Background: an optimization exercise with open tools, aiming at small area. Do not read the settings as production practice.
Function not checked in this run: the RTL went through the layout flow alone.
No activity file was given, so power comes from the tool's default toggle rates.

===== design/flow/config.mk =====
export PLATFORM = sky130hd
export DESIGN_NAME = FPGA_TOP
export DESIGN_NICKNAME = FPGA_TOP
export VERILOG_FILES = /design/flow/design.v
export SDC_FILE = /design/flow/constraint.sdc
export NUM_CORES = 4
export LEC_CHECK = 0
export CAP_MARGIN = 20
export CORE_MARGIN = 2
export CORE_UTILIZATION = 40
export SLEW_MARGIN = 20

===== design/flow/constraint.sdc =====
create_clock -name core_clock -period 10.0 [get_ports {CLK}]
set_input_delay 2.0000 -clock core_clock [delete_from_list [all_inputs] [get_ports {CLK}]]
set_output_delay 2.0000 -clock core_clock [all_outputs]
set_load 0.01 [all_outputs]

===== design/flow/design.v =====
`timescale 1ns / 1ps
`default_nettype none
module Decoder_7seg(
    input wire [3:0] VAL,
    output wire[7:0] SEG
    );
	reg [7:0] buff;
	always @(VAL)
	begin
		case (VAL)
			4'b0000:buff <= 8'b1_1000000;  
			4'b0001:buff <= 8'b1_1111001;  
			4'b0010:buff <= 8'b1_0100100;  
			4'b0011:buff <= 8'b1_0110000;  
			4'b0100:buff <= 8'b1_0011001;  
			4'b0101:buff <= 8'b1_0010010;  
			4'b0110:buff <= 8'b1_0000010;  
			4'b0111:buff <= 8'b1_1011000;  
			4'b1000:buff <= 8'b1_0000000;  
			4'b1001:buff <= 8'b1_0010000;  
            4'b1010:buff <= 8'b1_0001000;  
			4'b1011:buff <= 8'b1_0000011;  
			4'b1100:buff <= 8'b1_0100111;  
			4'b1101:buff <= 8'b1_0100001;  
			4'b1110:buff <= 8'b1_0000110;  
			4'b1111:buff <= 8'b1_0001110;  
			default:buff <= 8'b1_1111111;  
		endcase
	end
	assign SEG = buff;
endmodule
`default_nettype wire
`default_nettype none
module FPGA_TOP (
  input   wire          RESET,
  input   wire          SW1,
  input   wire          CLK,
  input   wire          BTNU,
  input   wire          BTNL,
  input   wire          BTNC,
  input   wire          BTNR,
  input   wire          BTND,
  output  wire  [11:0]  SEG,
  output  wire  [15:0]  LED
  ) ;
  wire [11:0] SEG_W, SEG_T;
deccnt_top dt (
    .RESET(RESET | ~SW1),
    .CLK(CLK),
    .BTNU(BTNU),
    .BTNL(BTNL),
    .BTNC(BTNC),
    .BTNR(BTNR),
    .BTND(BTND),
    .SEG(SEG_W),
    .LED()
);
cnt_down_top uut (
    .RESET(RESET | SW1),
    .CLK(CLK),
    .BTNU(BTNU),
    .BTNL(BTNL),
    .BTNC(BTNC),
    .BTNR(BTNR),
    .BTND(BTND),
    .SEG(SEG_T),
    .LED()
);
assign SEG = SW1 ? SEG_W : SEG_T;
assign LED[15:0] = 16'd0;
endmodule
`default_nettype wire
`default_nettype none
module deccnt_top (
  input   wire          RESET,
  input   wire          CLK,
  input   wire          BTNU,
  input   wire          BTNL,
  input   wire          BTNC,
  input   wire          BTNR,
  input   wire          BTND,
  output  wire  [11:0]  SEG,
  output  wire  [15:0]  LED
  ) ;
parameter [31:0] CNT_FULL = 10;
  wire BTNQ;
  wire [15:0] VAL;
btnflt bf_uut (
    .RST(RESET),  
    .CLK(CLK),    
    .BTN(BTNC),   
    .BTNQ(BTNQ)   
);
wire COUT0, COUT1, COUT2;
digit0 dig0(
    .RST(RESET),     
    .CLK(CLK),       
    .BTN(BTNQ),      
    .VAL(VAL[3:0]),  
    .COUT0(COUT0)    
);
digit1 dig1(
    .RST(RESET),      
    .CLK(CLK),        
    .COUT0(COUT0),    
    .VAL(VAL[7:4]),   
    .COUT1(COUT1)     
);
digit2 dig2(
    .RST(RESET),      
    .CLK(CLK),        
    .COUT0(COUT0),    
    .COUT1(COUT1),    
    .VAL(VAL[11:8]),  
    .COUT2(COUT2)     
);
digit3 dig3(
    .RST(RESET),       
    .CLK(CLK),         
    .COUT0(COUT0),     
    .COUT1(COUT1),     
    .COUT2(COUT2),     
    .VAL(VAL[15:12])   
);
wire [7:0] SEG0, SEG1, SEG2, SEG3;
Decoder_7seg D7_1(
    .VAL(VAL[3:0]),         
    .SEG(SEG0)              
);
Decoder_7seg D7_2(
    .VAL(VAL[7:4]),         
    .SEG(SEG1)              
);
Decoder_7seg D7_3(
    .VAL(VAL[11:8]),        
    .SEG(SEG2)              
);
Decoder_7seg D7_4(
    .VAL(VAL[15:12]),       
    .SEG(SEG3)              
);
reg [3:0] ANODE;
reg [31:0] CNT;
always @ (posedge CLK) begin  
    if (RESET) begin
        ANODE <= 4'b1110;
        CNT <= 0;
    end else begin
        CNT <= CNT + 1;
        if (CNT == CNT_FULL) begin
            ANODE <= {ANODE[2:0], ANODE[3]};
            CNT <= 0;
        end
    end
end
assign SEG[7:0] = ~ANODE[0] ? SEG0 :
                  ~ANODE[1] ? SEG1 :
                  ~ANODE[2] ? SEG2 :
                  ~ANODE[3] ? SEG3 : 0;
assign SEG[11:8] = ANODE;
endmodule
`default_nettype wire
`default_nettype none
module cnt_down_top (
  input   wire          RESET,
  input   wire          CLK,
  input   wire          BTNU,
  input   wire          BTNL,
  input   wire          BTNC,
  input   wire          BTNR,
  input   wire          BTND,
  output  wire  [11:0]  SEG,
  output  wire  [15:0]  LED
  ) ;
parameter [31:0] CNT_FULL = 10;
  wire BTNCQ, BTNRQ;
  wire [15:0] VAL;
  wire DONE;
btnflt bfc_uut (
    .RST(RESET),  
    .CLK(CLK),    
    .BTN(BTNC),   
    .BTNQ(BTNCQ)  
);
btnflt bfr_uut (
    .RST(RESET),  
    .CLK(CLK),    
    .BTN(BTNR),   
    .BTNQ(BTNRQ)  
);
wire SW_COUT0, SW_COUT1, SW_COUT2;
wire [15:0] VAL_SET;
SW_digit0 SWdig0(
    .RST(RESET),     
    .CLK(CLK),       
    .BTN(BTNRQ),      
    .VAL(VAL_SET[3:0]),  
    .COUT0(SW_COUT0)    
);
SW_digit1 SWdig1(
    .RST(RESET),      
    .CLK(CLK),        
    .COUT0(SW_COUT0),    
    .VAL(VAL_SET[7:4]),   
    .COUT1(SW_COUT1)     
);
SW_digit2 SWdig2(
    .RST(RESET),      
    .CLK(CLK),        
    .COUT0(SW_COUT0),    
    .COUT1(SW_COUT1),    
    .VAL(VAL_SET[11:8]),  
    .COUT2(SW_COUT2)     
);
SW_digit3 SWdig3(
    .RST(RESET),       
    .CLK(CLK),         
    .COUT0(SW_COUT0),     
    .COUT1(SW_COUT1),     
    .COUT2(SW_COUT2),     
    .VAL(VAL_SET[15:12])   
);
wire CDD_COUT0, CDD_COUT1, CDD_COUT2, BUSY;
assign DONE = ((VAL == 0) & BUSY);
cnt_down_digit0 cddig0(
    .RST(RESET),     
    .CLK(CLK),       
    .BTN(BTNCQ),     
    .DONE(DONE),
    .VAL_SET(VAL_SET[3:0]),  
    .VAL(VAL[3:0]),  
    .COUT0(CDD_COUT0),    
    .BUSY(BUSY)
);
cnt_down_digit1 cddig1(
    .RST(RESET),      
    .CLK(CLK),        
    .COUT0(CDD_COUT0),    
    .BUSY(BUSY),
    .VAL_SET(VAL_SET[7:4]),  
    .VAL(VAL[7:4]),   
    .COUT1(CDD_COUT1)     
);
cnt_down_digit2 cddig2(
    .RST(RESET),      
    .CLK(CLK),        
    .COUT0(CDD_COUT0),    
    .COUT1(CDD_COUT1),    
    .BUSY(BUSY),
    .VAL_SET(VAL_SET[11:8]),  
    .VAL(VAL[11:8]),  
    .COUT2(CDD_COUT2)     
);
cnt_down_digit3 cddig3(
    .RST(RESET),       
    .CLK(CLK),         
    .COUT0(CDD_COUT0),     
    .COUT1(CDD_COUT1),     
    .COUT2(CDD_COUT2),     
    .BUSY(BUSY),
    .VAL_SET(VAL_SET[15:12]),  
    .VAL(VAL[15:12])   
);
wire [7:0] SEG0, SEG1, SEG2, SEG3;
Decoder_7seg D7_1(
    .VAL(VAL[3:0]),         
    .SEG(SEG0)              
);
Decoder_7seg D7_2(
    .VAL(VAL[7:4]),         
    .SEG(SEG1)              
);
Decoder_7seg D7_3(
    .VAL(VAL[11:8]),        
    .SEG(SEG2)              
);
Decoder_7seg D7_4(
    .VAL(VAL[15:12]),       
    .SEG(SEG3)              
);
reg [3:0] ANODE;
reg [31:0] CNT;
always @ (posedge CLK) begin  
    if (RESET) begin
        ANODE <= 4'b1110;
        CNT <= 0;
    end else begin
        CNT <= CNT + 1;
        if (CNT == CNT_FULL) begin
            ANODE <= {ANODE[2:0], ANODE[3]};
            CNT <= 0;
        end
    end
end
assign SEG[7:0] = ~ANODE[0] ? SEG0 :
                  ~ANODE[1] ? SEG1 :
                  ~ANODE[2] ? SEG2 :
                  ~ANODE[3] ? SEG3 : 0;
assign SEG[11:8] = ANODE;
endmodule
`default_nettype wire
`default_nettype none
    module btnflt(
        input wire CLK, RST, BTN,
        output wire BTNQ
    );
    parameter [31:0] CNT_FULL = 100;
    reg [2:0] STAT;
    reg BTNQr;
    reg [31:0] CNT;
    always @ (posedge CLK) begin
        if (RST) begin
            STAT <= 3'b001;
            CNT <= 0;
            BTNQr <= 0;
        end else begin
            case (STAT)
            3'b001: begin
               BTNQr <= 0;
                if (BTN) begin
                    STAT <= 3'b010;
                end
            end
            3'b010: begin
               BTNQr <= BTN;
               STAT <= 3'b100;
            end
            3'b100: begin
               CNT <= CNT + 1;
               BTNQr <= 0;
               if (CNT==CNT_FULL) begin
                CNT <= 0;
                if (BTN==0) begin
                    STAT <= 3'b001;
                end
               end
            end
            default: begin
                STAT <= 3'b001;
                BTNQr <= 0;
            end
            endcase
        end
    end
    assign BTNQ = BTNQr;
    endmodule
`default_nettype wire
`default_nettype none
module digit0(
    input wire CLK, RST, BTN,
    output wire [3:0] VAL,
    output wire COUT0     
);
reg BTNr;
wire EN;
sec_cnt sc (
    .CLK(CLK),
    .RST(RST),
    .EN(BTNr),
    .VAL(VAL),
    .EN_SEC(EN)
);
always @ (posedge CLK) begin
    if (RST) begin
        BTNr <= 0;
    end else if (BTN) begin
        BTNr <= ~BTNr;
    end
end
assign COUT0 = ((VAL == 9) & EN) ? 1 : 0;
endmodule
module digit1(
    input wire CLK, RST, COUT0,
    output wire [3:0] VAL,
    output wire COUT1     
);
reg [3:0] VALr;
always @ (posedge CLK) begin
    if (RST) begin
        VALr <= 0;
    end else if (COUT0) begin
        VALr <= VALr + 1;
        if (VALr == 9) begin
            VALr <= 0;
        end
    end
end
assign VAL = VALr;
assign COUT1 = (VAL == 9) ? 1 : 0;
endmodule
module digit2(
    input wire CLK, RST, COUT0, COUT1,
    output wire [3:0] VAL,
    output wire COUT2     
);
reg [3:0] VALr;
always @ (posedge CLK) begin
    if (RST) begin
        VALr <= 0;
    end else if (COUT0 & COUT1) begin
        VALr <= VALr + 1;
        if (VALr == 9) begin
            VALr <= 0;
        end
    end
end
assign VAL = VALr;
assign COUT2 = (VAL == 9) ? 1 : 0;
endmodule
module digit3(
    input wire CLK, RST, COUT0, COUT1, COUT2,
    output wire [3:0] VAL
);
reg [3:0] VALr;
always @ (posedge CLK) begin
    if (RST) begin
        VALr <= 0;
    end else if (COUT0 & COUT1 & COUT2) begin
        VALr <= VALr + 1;
        if (VALr == 9) begin
            VALr <= 0;
        end
    end
end
assign VAL = VALr;
endmodule
`default_nettype wire
`default_nettype none
module sec_cnt(
    input wire CLK, RST, EN,
    output wire [3:0] VAL,
    output wire EN_SEC
);
parameter [31:0] CNT_FULL = 100;
reg [3:0] VALr;
reg [31:0] CNT;
always @ (posedge CLK) begin
    if (RST) begin
        CNT <= 0;
        VALr <= 0;
    end else begin
        if (EN) begin
            CNT <= CNT + 1;
            if (CNT == CNT_FULL) begin
                if (VALr == 9) begin
                    VALr <= 0;
                    CNT <= 0;
                end else begin
                    VALr <= VALr + 1;
                    CNT <= 0;
                end
            end
        end
    end
end
assign EN_SEC = (EN & (CNT == CNT_FULL)) ? 1 : 0;
assign VAL = VALr;
endmodule
`default_nettype wire
`default_nettype none
module SW_digit0(
    input wire CLK, RST, BTN,
    output wire [3:0] VAL,
    output wire COUT0     
);
reg [3:0] VALr;
wire EN;
always @ (posedge CLK) begin
    if (RST) begin
        VALr <= 0;
    end else if (BTN) begin
        if (VALr == 9) begin
            VALr <= 0;
        end else begin
            VALr <= VALr + 1;
        end
    end
end
assign VAL = VALr;
assign COUT0 = ((VAL == 9) & BTN) ? 1 : 0;
endmodule
module SW_digit1(
    input wire CLK, RST, COUT0,
    output wire [3:0] VAL,
    output wire COUT1     
);
reg [3:0] VALr;
always @ (posedge CLK) begin
    if (RST) begin
        VALr <= 0;
    end else if (COUT0) begin
        if (VALr == 9) begin
            VALr <= 0;
        end else begin
            VALr <= VALr + 1;
        end
    end
end
assign VAL = VALr;
assign COUT1 = (VAL == 9) ? 1 : 0;
endmodule
module SW_digit2(
    input wire CLK, RST, COUT0, COUT1,
    output wire [3:0] VAL,
    output wire COUT2     
);
reg [3:0] VALr;
always @ (posedge CLK) begin
    if (RST) begin
        VALr <= 0;
    end else if (COUT0 & COUT1) begin
        VALr <= VALr + 1;
        if (VALr == 9) begin
            VALr <= 0;
        end
    end
end
assign VAL = VALr;
assign COUT2 = (VAL == 9) ? 1 : 0;
endmodule
module SW_digit3(
    input wire CLK, RST, COUT0, COUT1, COUT2,
    output wire [3:0] VAL
);
reg [3:0] VALr;
always @ (posedge CLK) begin
    if (RST) begin
        VALr <= 0;
    end else if (COUT0 & COUT1 & COUT2) begin
        VALr <= VALr + 1;
        if (VALr == 9) begin
            VALr <= 0;
        end
    end
end
assign VAL = VALr;
endmodule
`default_nettype wire
`default_nettype none
module cnt_down_digit0(
    input wire CLK, RST, BTN, DONE,
    input wire [3:0] VAL_SET,
    output wire [3:0] VAL,
    output wire COUT0, BUSY  
);
reg BTNr;
wire EN;
sec_cnt_down scd (
    .CLK(CLK),
    .RST(RST),
    .EN(BTNr),
    .DONE(DONE),
    .VAL_SET(VAL_SET),
    .VAL(VAL),
    .EN_SEC(EN),
    .BUSY(BUSY)
);
always @ (posedge CLK) begin
    if (RST) begin
        BTNr <= 0;
    end else if (BTN) begin
        BTNr <= ~BTNr;
    end
end
assign COUT0 = ((VAL == 0) & EN) ? 1 : 0;
endmodule
module cnt_down_digit1(
    input wire CLK, RST, COUT0, BUSY,
    input wire [3:0] VAL_SET,
    output wire [3:0] VAL,
    output wire COUT1     
);
reg [3:0] VALr;
always @ (posedge CLK) begin
    if (RST) begin
        VALr <= 0;
    end else begin
        if (COUT0) begin
            if (VALr == 0) begin
                VALr <= 9;
            end else begin
                VALr <= VALr - 1;
            end
        end else begin
            if (~BUSY) begin
                VALr <= VAL_SET;
            end
        end
    end
end
assign VAL = VALr;
assign COUT1 = (VAL == 0) ? 1 : 0;
endmodule
module cnt_down_digit2(
    input wire CLK, RST, COUT0, COUT1, BUSY,
    input wire [3:0] VAL_SET,
    output wire [3:0] VAL,
    output wire COUT2     
);
reg [3:0] VALr;
always @ (posedge CLK) begin
    if (RST) begin
        VALr <= 0;
    end else begin
        if (COUT0 & COUT1) begin
            if (VALr == 0) begin
                VALr <= 9;
            end else begin
                VALr <= VALr - 1;
            end
        end else begin
            if (~BUSY) begin
                VALr <= VAL_SET;
            end
        end
    end
end
assign VAL = VALr;
assign COUT2 = (VAL == 0) ? 1 : 0;
endmodule
module cnt_down_digit3(
    input wire CLK, RST, COUT0, COUT1, COUT2, BUSY,
    input wire [3:0] VAL_SET,
    output wire [3:0] VAL
);
reg [3:0] VALr;
always @ (posedge CLK) begin
    if (RST) begin
        VALr <= 0;
    end else begin
        if (COUT0 & COUT1 & COUT2) begin
            if (VALr == 0) begin
                VALr <= 9;
            end else begin
                VALr <= VALr - 1;
            end
        end else begin
            if (~BUSY) begin
                VALr <= VAL_SET;
            end
        end
    end
end
assign VAL = VALr;
endmodule
`default_nettype wire
`default_nettype none
module sec_cnt_down(
    input wire CLK, RST, EN, DONE,
    input wire [3:0] VAL_SET,
    output wire [3:0] VAL,
    output wire EN_SEC,
    output wire BUSY
);
parameter [31:0] CNT_FULL = 1000;
reg [3:0] STAT;
reg [3:0] VALr;
reg [31:0] CNT;
always @ (posedge CLK) begin
    if (RST) begin
        STAT <= 4'b0001;
        CNT <= 0;
        VALr <= 0;
    end else begin
        case (STAT)
        4'b0001: begin
            VALr <= VAL_SET;
            if (EN) begin
                STAT <= 4'b0010;
            end
        end
        4'b0010: begin
            CNT <= CNT + 1;
            if (CNT == CNT_FULL) begin
                if (VALr == 0) begin
                    CNT <= 0;
                    VALr <= 9;
                end else begin
                    VALr <= VALr - 1;
                    CNT <= 0;
                end
            end
            if (~EN) begin
                STAT <= 4'b0100;
            end
            if (DONE) begin
                STAT <= 4'b1000;
            end
        end
        4'b0100: begin
            if (EN) begin
                STAT <= 4'b0010;
            end
        end
        4'b1000: begin
            if (~EN) begin
                STAT <= 4'b0001;
            end
        end
        default : begin
            STAT <= 4'b0001;
            CNT <= 0;
            VALr <= 0;
        end
        endcase
    end
end
assign EN_SEC = (CNT == CNT_FULL) ? 1 : 0;
assign VAL = VALr;
assign BUSY = ~STAT[0];
endmodule
`default_nettype wire

===== design/flow/run.sh =====
#!/bin/bash
# synth_recipe.tcl (not shown) runs the flow's synth.tcl, then flattens the netlist and writes it again
# the make line also repeats each setting of config.mk as NAME=value (left out here)
make -C /OpenROAD-flow-scripts/flow DESIGN_CONFIG=/design/flow/config.mk WORK_HOME=/design/flow/orfs CLKGATE_MAP_FILE= SYNTH_SCRIPT=/design/flow/synth_recipe.tcl finish

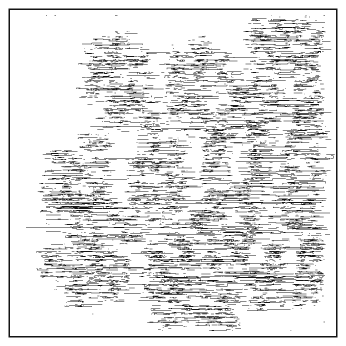
**Above:** the metal 1 layer.
Drawn at 1.5 px/um.
The layer holds 50% of the routed length. The longest straight run is 65.3 um.

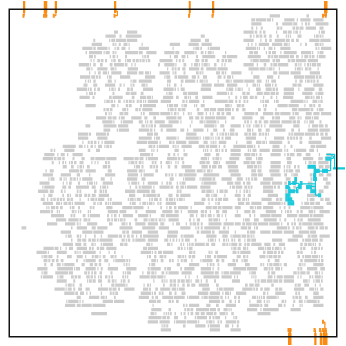
**Above:** wires at chosen ports, followed through buffers.
Drawn at 1.5 px/um.
Cyan is `SW1`, direction input, end cells 24, buffers 1, wire 122 um. Orange is `LED`, direction output, end cells 16, buffers 0, wire 67.9 um.
I/O Pins: 36
port bufs: 16

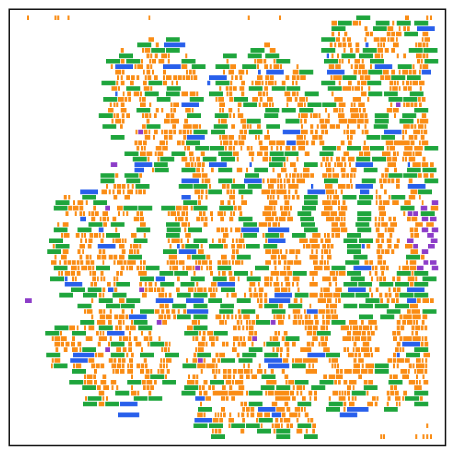
**Above:** placed cells, one color a class.
Drawn at 2 px/um.
Green is flip-flops, cells 354. Orange is all other logic, cells 1758. Purple is other buffers and delay cells, cells 30. Blue is clock drivers and dummy loads, cells 75.

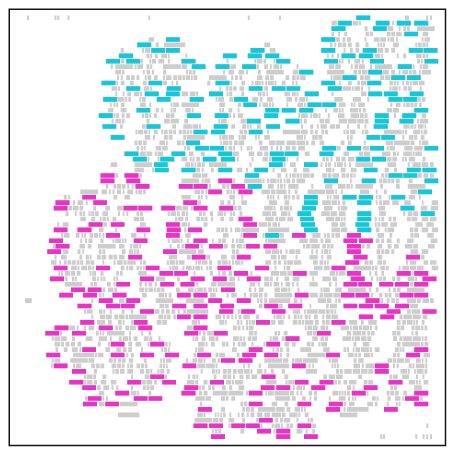
**Above:** flops by top-level scope.
Drawn at 2 px/um.
Cyan is `dt`, sequential cells 149. Magenta is `uut`, sequential cells 205.

==> metrics.md <==
| Metric | Value |
|---|---|
| Worst reg-to-reg setup slack | `6.18 ns` |
| VDD IR-drop max | `116 uV` |
| Antenna cell count | `0` |
| Tot GR Track Use | `15.9%` |
| FF-to-FF Start | `dt.dig0.sc.CNT[0]` |
| CTS Root Cell | `clkbuf_16` |
| CTS Buf Count | `41` |
| Period minus WS final | `around 6 ns` |
| Final core occ | `45.1%` |
| Pwr Density | `153 nW/um^2` |
| H-tree depth | `2` |
| MaxCap Viol Count | `0` |
| Relative slew margins | `32.8%` |
| Top cells by count, synth | `dfxtp_1, nor2_1, nand2_1, a21oi_1, xor2_1` |
| Post-CTS setup repair buffer count | `0` |
| Critical path class | `in2out` |
| Asr flop ratio synth | `0%` |
| Setup TNS | `0 ns` |
| Vias per cell | `5.23` |
| R2R cell count | `14` |
| Synth Instances | `~2200` |
| WL per Instance | `13.3 um` |
| Antenna viol nets, final | `0` |
| Iter 0 DRT Violations | `between 800 and 900` |
| Pins over their slew limit | `0` |
| Clock Latency Late Sink | `0.55 ns` |
| Fmax | `about 170 MHz` |
| Dpl hpwl | `26000 um` |
| Final Cycle Share | `59.0%` |
| Yosys warns | `18` |
| First-pass GRT wire length | `roughly 64000 um` |
| Outcome | `no timing/DRC/antenna violations` |
| Top cells by area, synth | `dfxtp_1, nor2_1, xor2_1, ha_1, nand2_1` |
| Vias | `14700` |
| Start point of the worst hold path | `dt.CNT[0]` |
| Reg2Reg Capture Point | `dt.D7_2.SEG[5]` |
| Synth Register Bits | `354` |
| Die area | `47300 um^2` |
| Clock Pin Slew Worst Setup and Hold Paths | `0.06 ns` |
| Seq/Total Area, Yosys | `38.9%` |
| Post-synth EDFFs | `0` |
| Clock sinks | `about 350` |
| WP data arrival | `around 3.9 ns` |
| Post-CTS Hold Fix Bufs | `0` |
| Crit. End Element | `primary output` |
| Cell Rows | `78` |
| WP data required | `8.00 ns` |
| Top-area cell type share of the netlist area | `38.9%` |
| Endpoints failing hold | `0` |
| Final setup fails | `0` |
| GRT overflow | `0` |
| Die width | `217 um` |
| Multi-input gate area | `approximately 10000 um^2` |
| Synth cell types | `85` |
| Layout area overhead | `11.9%` |
| Gpl congestion | `0.815` |
| Worst Tran Pin Value | `between 1 and 1.5 ns` |
-- metrics by stage --
step | hold slack (ns) | setup WS [ns] | total power, mW | instances | area [um^2]
CTS | 0.462 | 4.09 | 3.16 | 2817 | 20400
global placement | 0.438 | 4.11 | 1.49 | 2742 | 18900
floorplan | 0.425 | 5.32 | 1.48 | 2204 | 18300
detailed placement | 0.448 | 4.10 | 1.49 | 2742 | 18900
global route | 0.481 | 3.93 | 3.22 | 2817 | 20400
finish | 0.456 | 4.10 | 3.11 | 2817 | 20400
-- where the power goes --
part / switching (mW) / internal, mW / total, mW
registers: 0.00215 / 1.41 / 1.41
logic: 0.0336 / 0.0117 / 0.0452
clock network: 0.604 / 1.04 / 1.65
-- worst max path at each step --
stage / start / end / slack (ns) / depth (start not counted)
2_1_floorplan: SW1 / SEG[10] / 5.32 / 2
3_3_place_gp: SW1 / SEG[8] / 4.11 / 3
3_5_place_dp: SW1 / SEG[9] / 4.10 / 3
4_1_cts: SW1 / SEG[9] / 4.09 / 3
5_1_grt: SW1 / SEG[0] / 3.93 / 4
6_report: SW1 / SEG[9] / 4.10 / 3
-- state kept, by name, indices dropped and copies added (netlist names), 32 cells and up --
register	cells
dt.bf_uut.CNT	32
uut.cddig0.scd.CNT	32
uut.bfc_uut.CNT	32
dt.dig0.sc.CNT	32
uut.bfr_uut.CNT	32
dt.CNT	32
uut.CNT	32
-- final cells by class --
type                            instances  area share, %
Inverter                               81           1.49
Sequential cell                       354           34.8
Clock inverter                         19           1.55
Timing Repair Buffer                   30           1.30
Clock buffer                           56           5.86
Tap cell                              600           3.68
Multi-Input combinational cell       1677           51.3
-- kinds of logic after synthesis --
| group | Yosys count | synth area share (%) |
|---|---|---|
| AO/OA/AOI/OAI | 306 | 10.2 |
| XOR/XNOR | 186 | 8.94 |
| other | 1 | 0.0206 |
| flip-flops | 354 | 38.9 |
| adder cells (fa/ha/maj) | 65 | 4.47 |
| buffers and inverters | 173 | 4.09 |
| AND/OR/NAND/NOR | 1022 | 28.7 |
| multiplexers | 82 | 4.71 |
-- placed cells by master, fill, tap and decap left out, drive strengths merged, types with 16 or more instances in the layout --
cell type,n
dfxtp,354
nor2,331
nand2,175
a21oi,119
xor2,113
nand3,97
inv,80
o21ai,77
xnor2,73
nand4,67
ha,65
mux2i,64
nor3,61
nor4,57
clkbuf,56
nor2b,46
and3,44
or3,42
a211oi,25
mux2,17
and2,17
conb,16
clkdlybuf4s50,16
nor3b,16
-- critical path, cell delays in order --
cell	delay (ns)
clkdlybuf4s50_1	0.99
mux2_2	0.41
clkdlybuf4s50_1	0.48
-- per-layer routing --
| layer | routed length [um] | GRT usage [%] |
|---|---|---|
| met1 | 18800 | 21.8 |
| met2 | 16600 | 25.3 |
| met3 | 1380 | 3.10 |
| met4 | 784 | 4.77 |
| met5 | 0 | 0 |

-- re-timing with driven ports --
The results above use ideal ports. As a check the final layout listed here was re-extracted and re-timed, cells and wires unchanged. Step 1, drivers: a clkbuf_16 drives CLK and a buf_2 each remaining input, both assumed. Step 2 also shifts input and output timing later by t, the mid clock arrival at the registers, as if the neighbouring blocks saw the same clock. Three values: ideal, step 1, step 2; two values: the first two.
shift t [ns]: 0.600
slack for setup (ns): 4.101 / 4.073 / 4.073
hold slack, ns: 0.456 / 0.456 / 0.456
clock arrival spread, ns: 0.016 / 0.016
After both steps this run still meets setup and hold. The setup slack of this run moves by -0.028 ns with the drivers and by -0.028 ns with both steps.
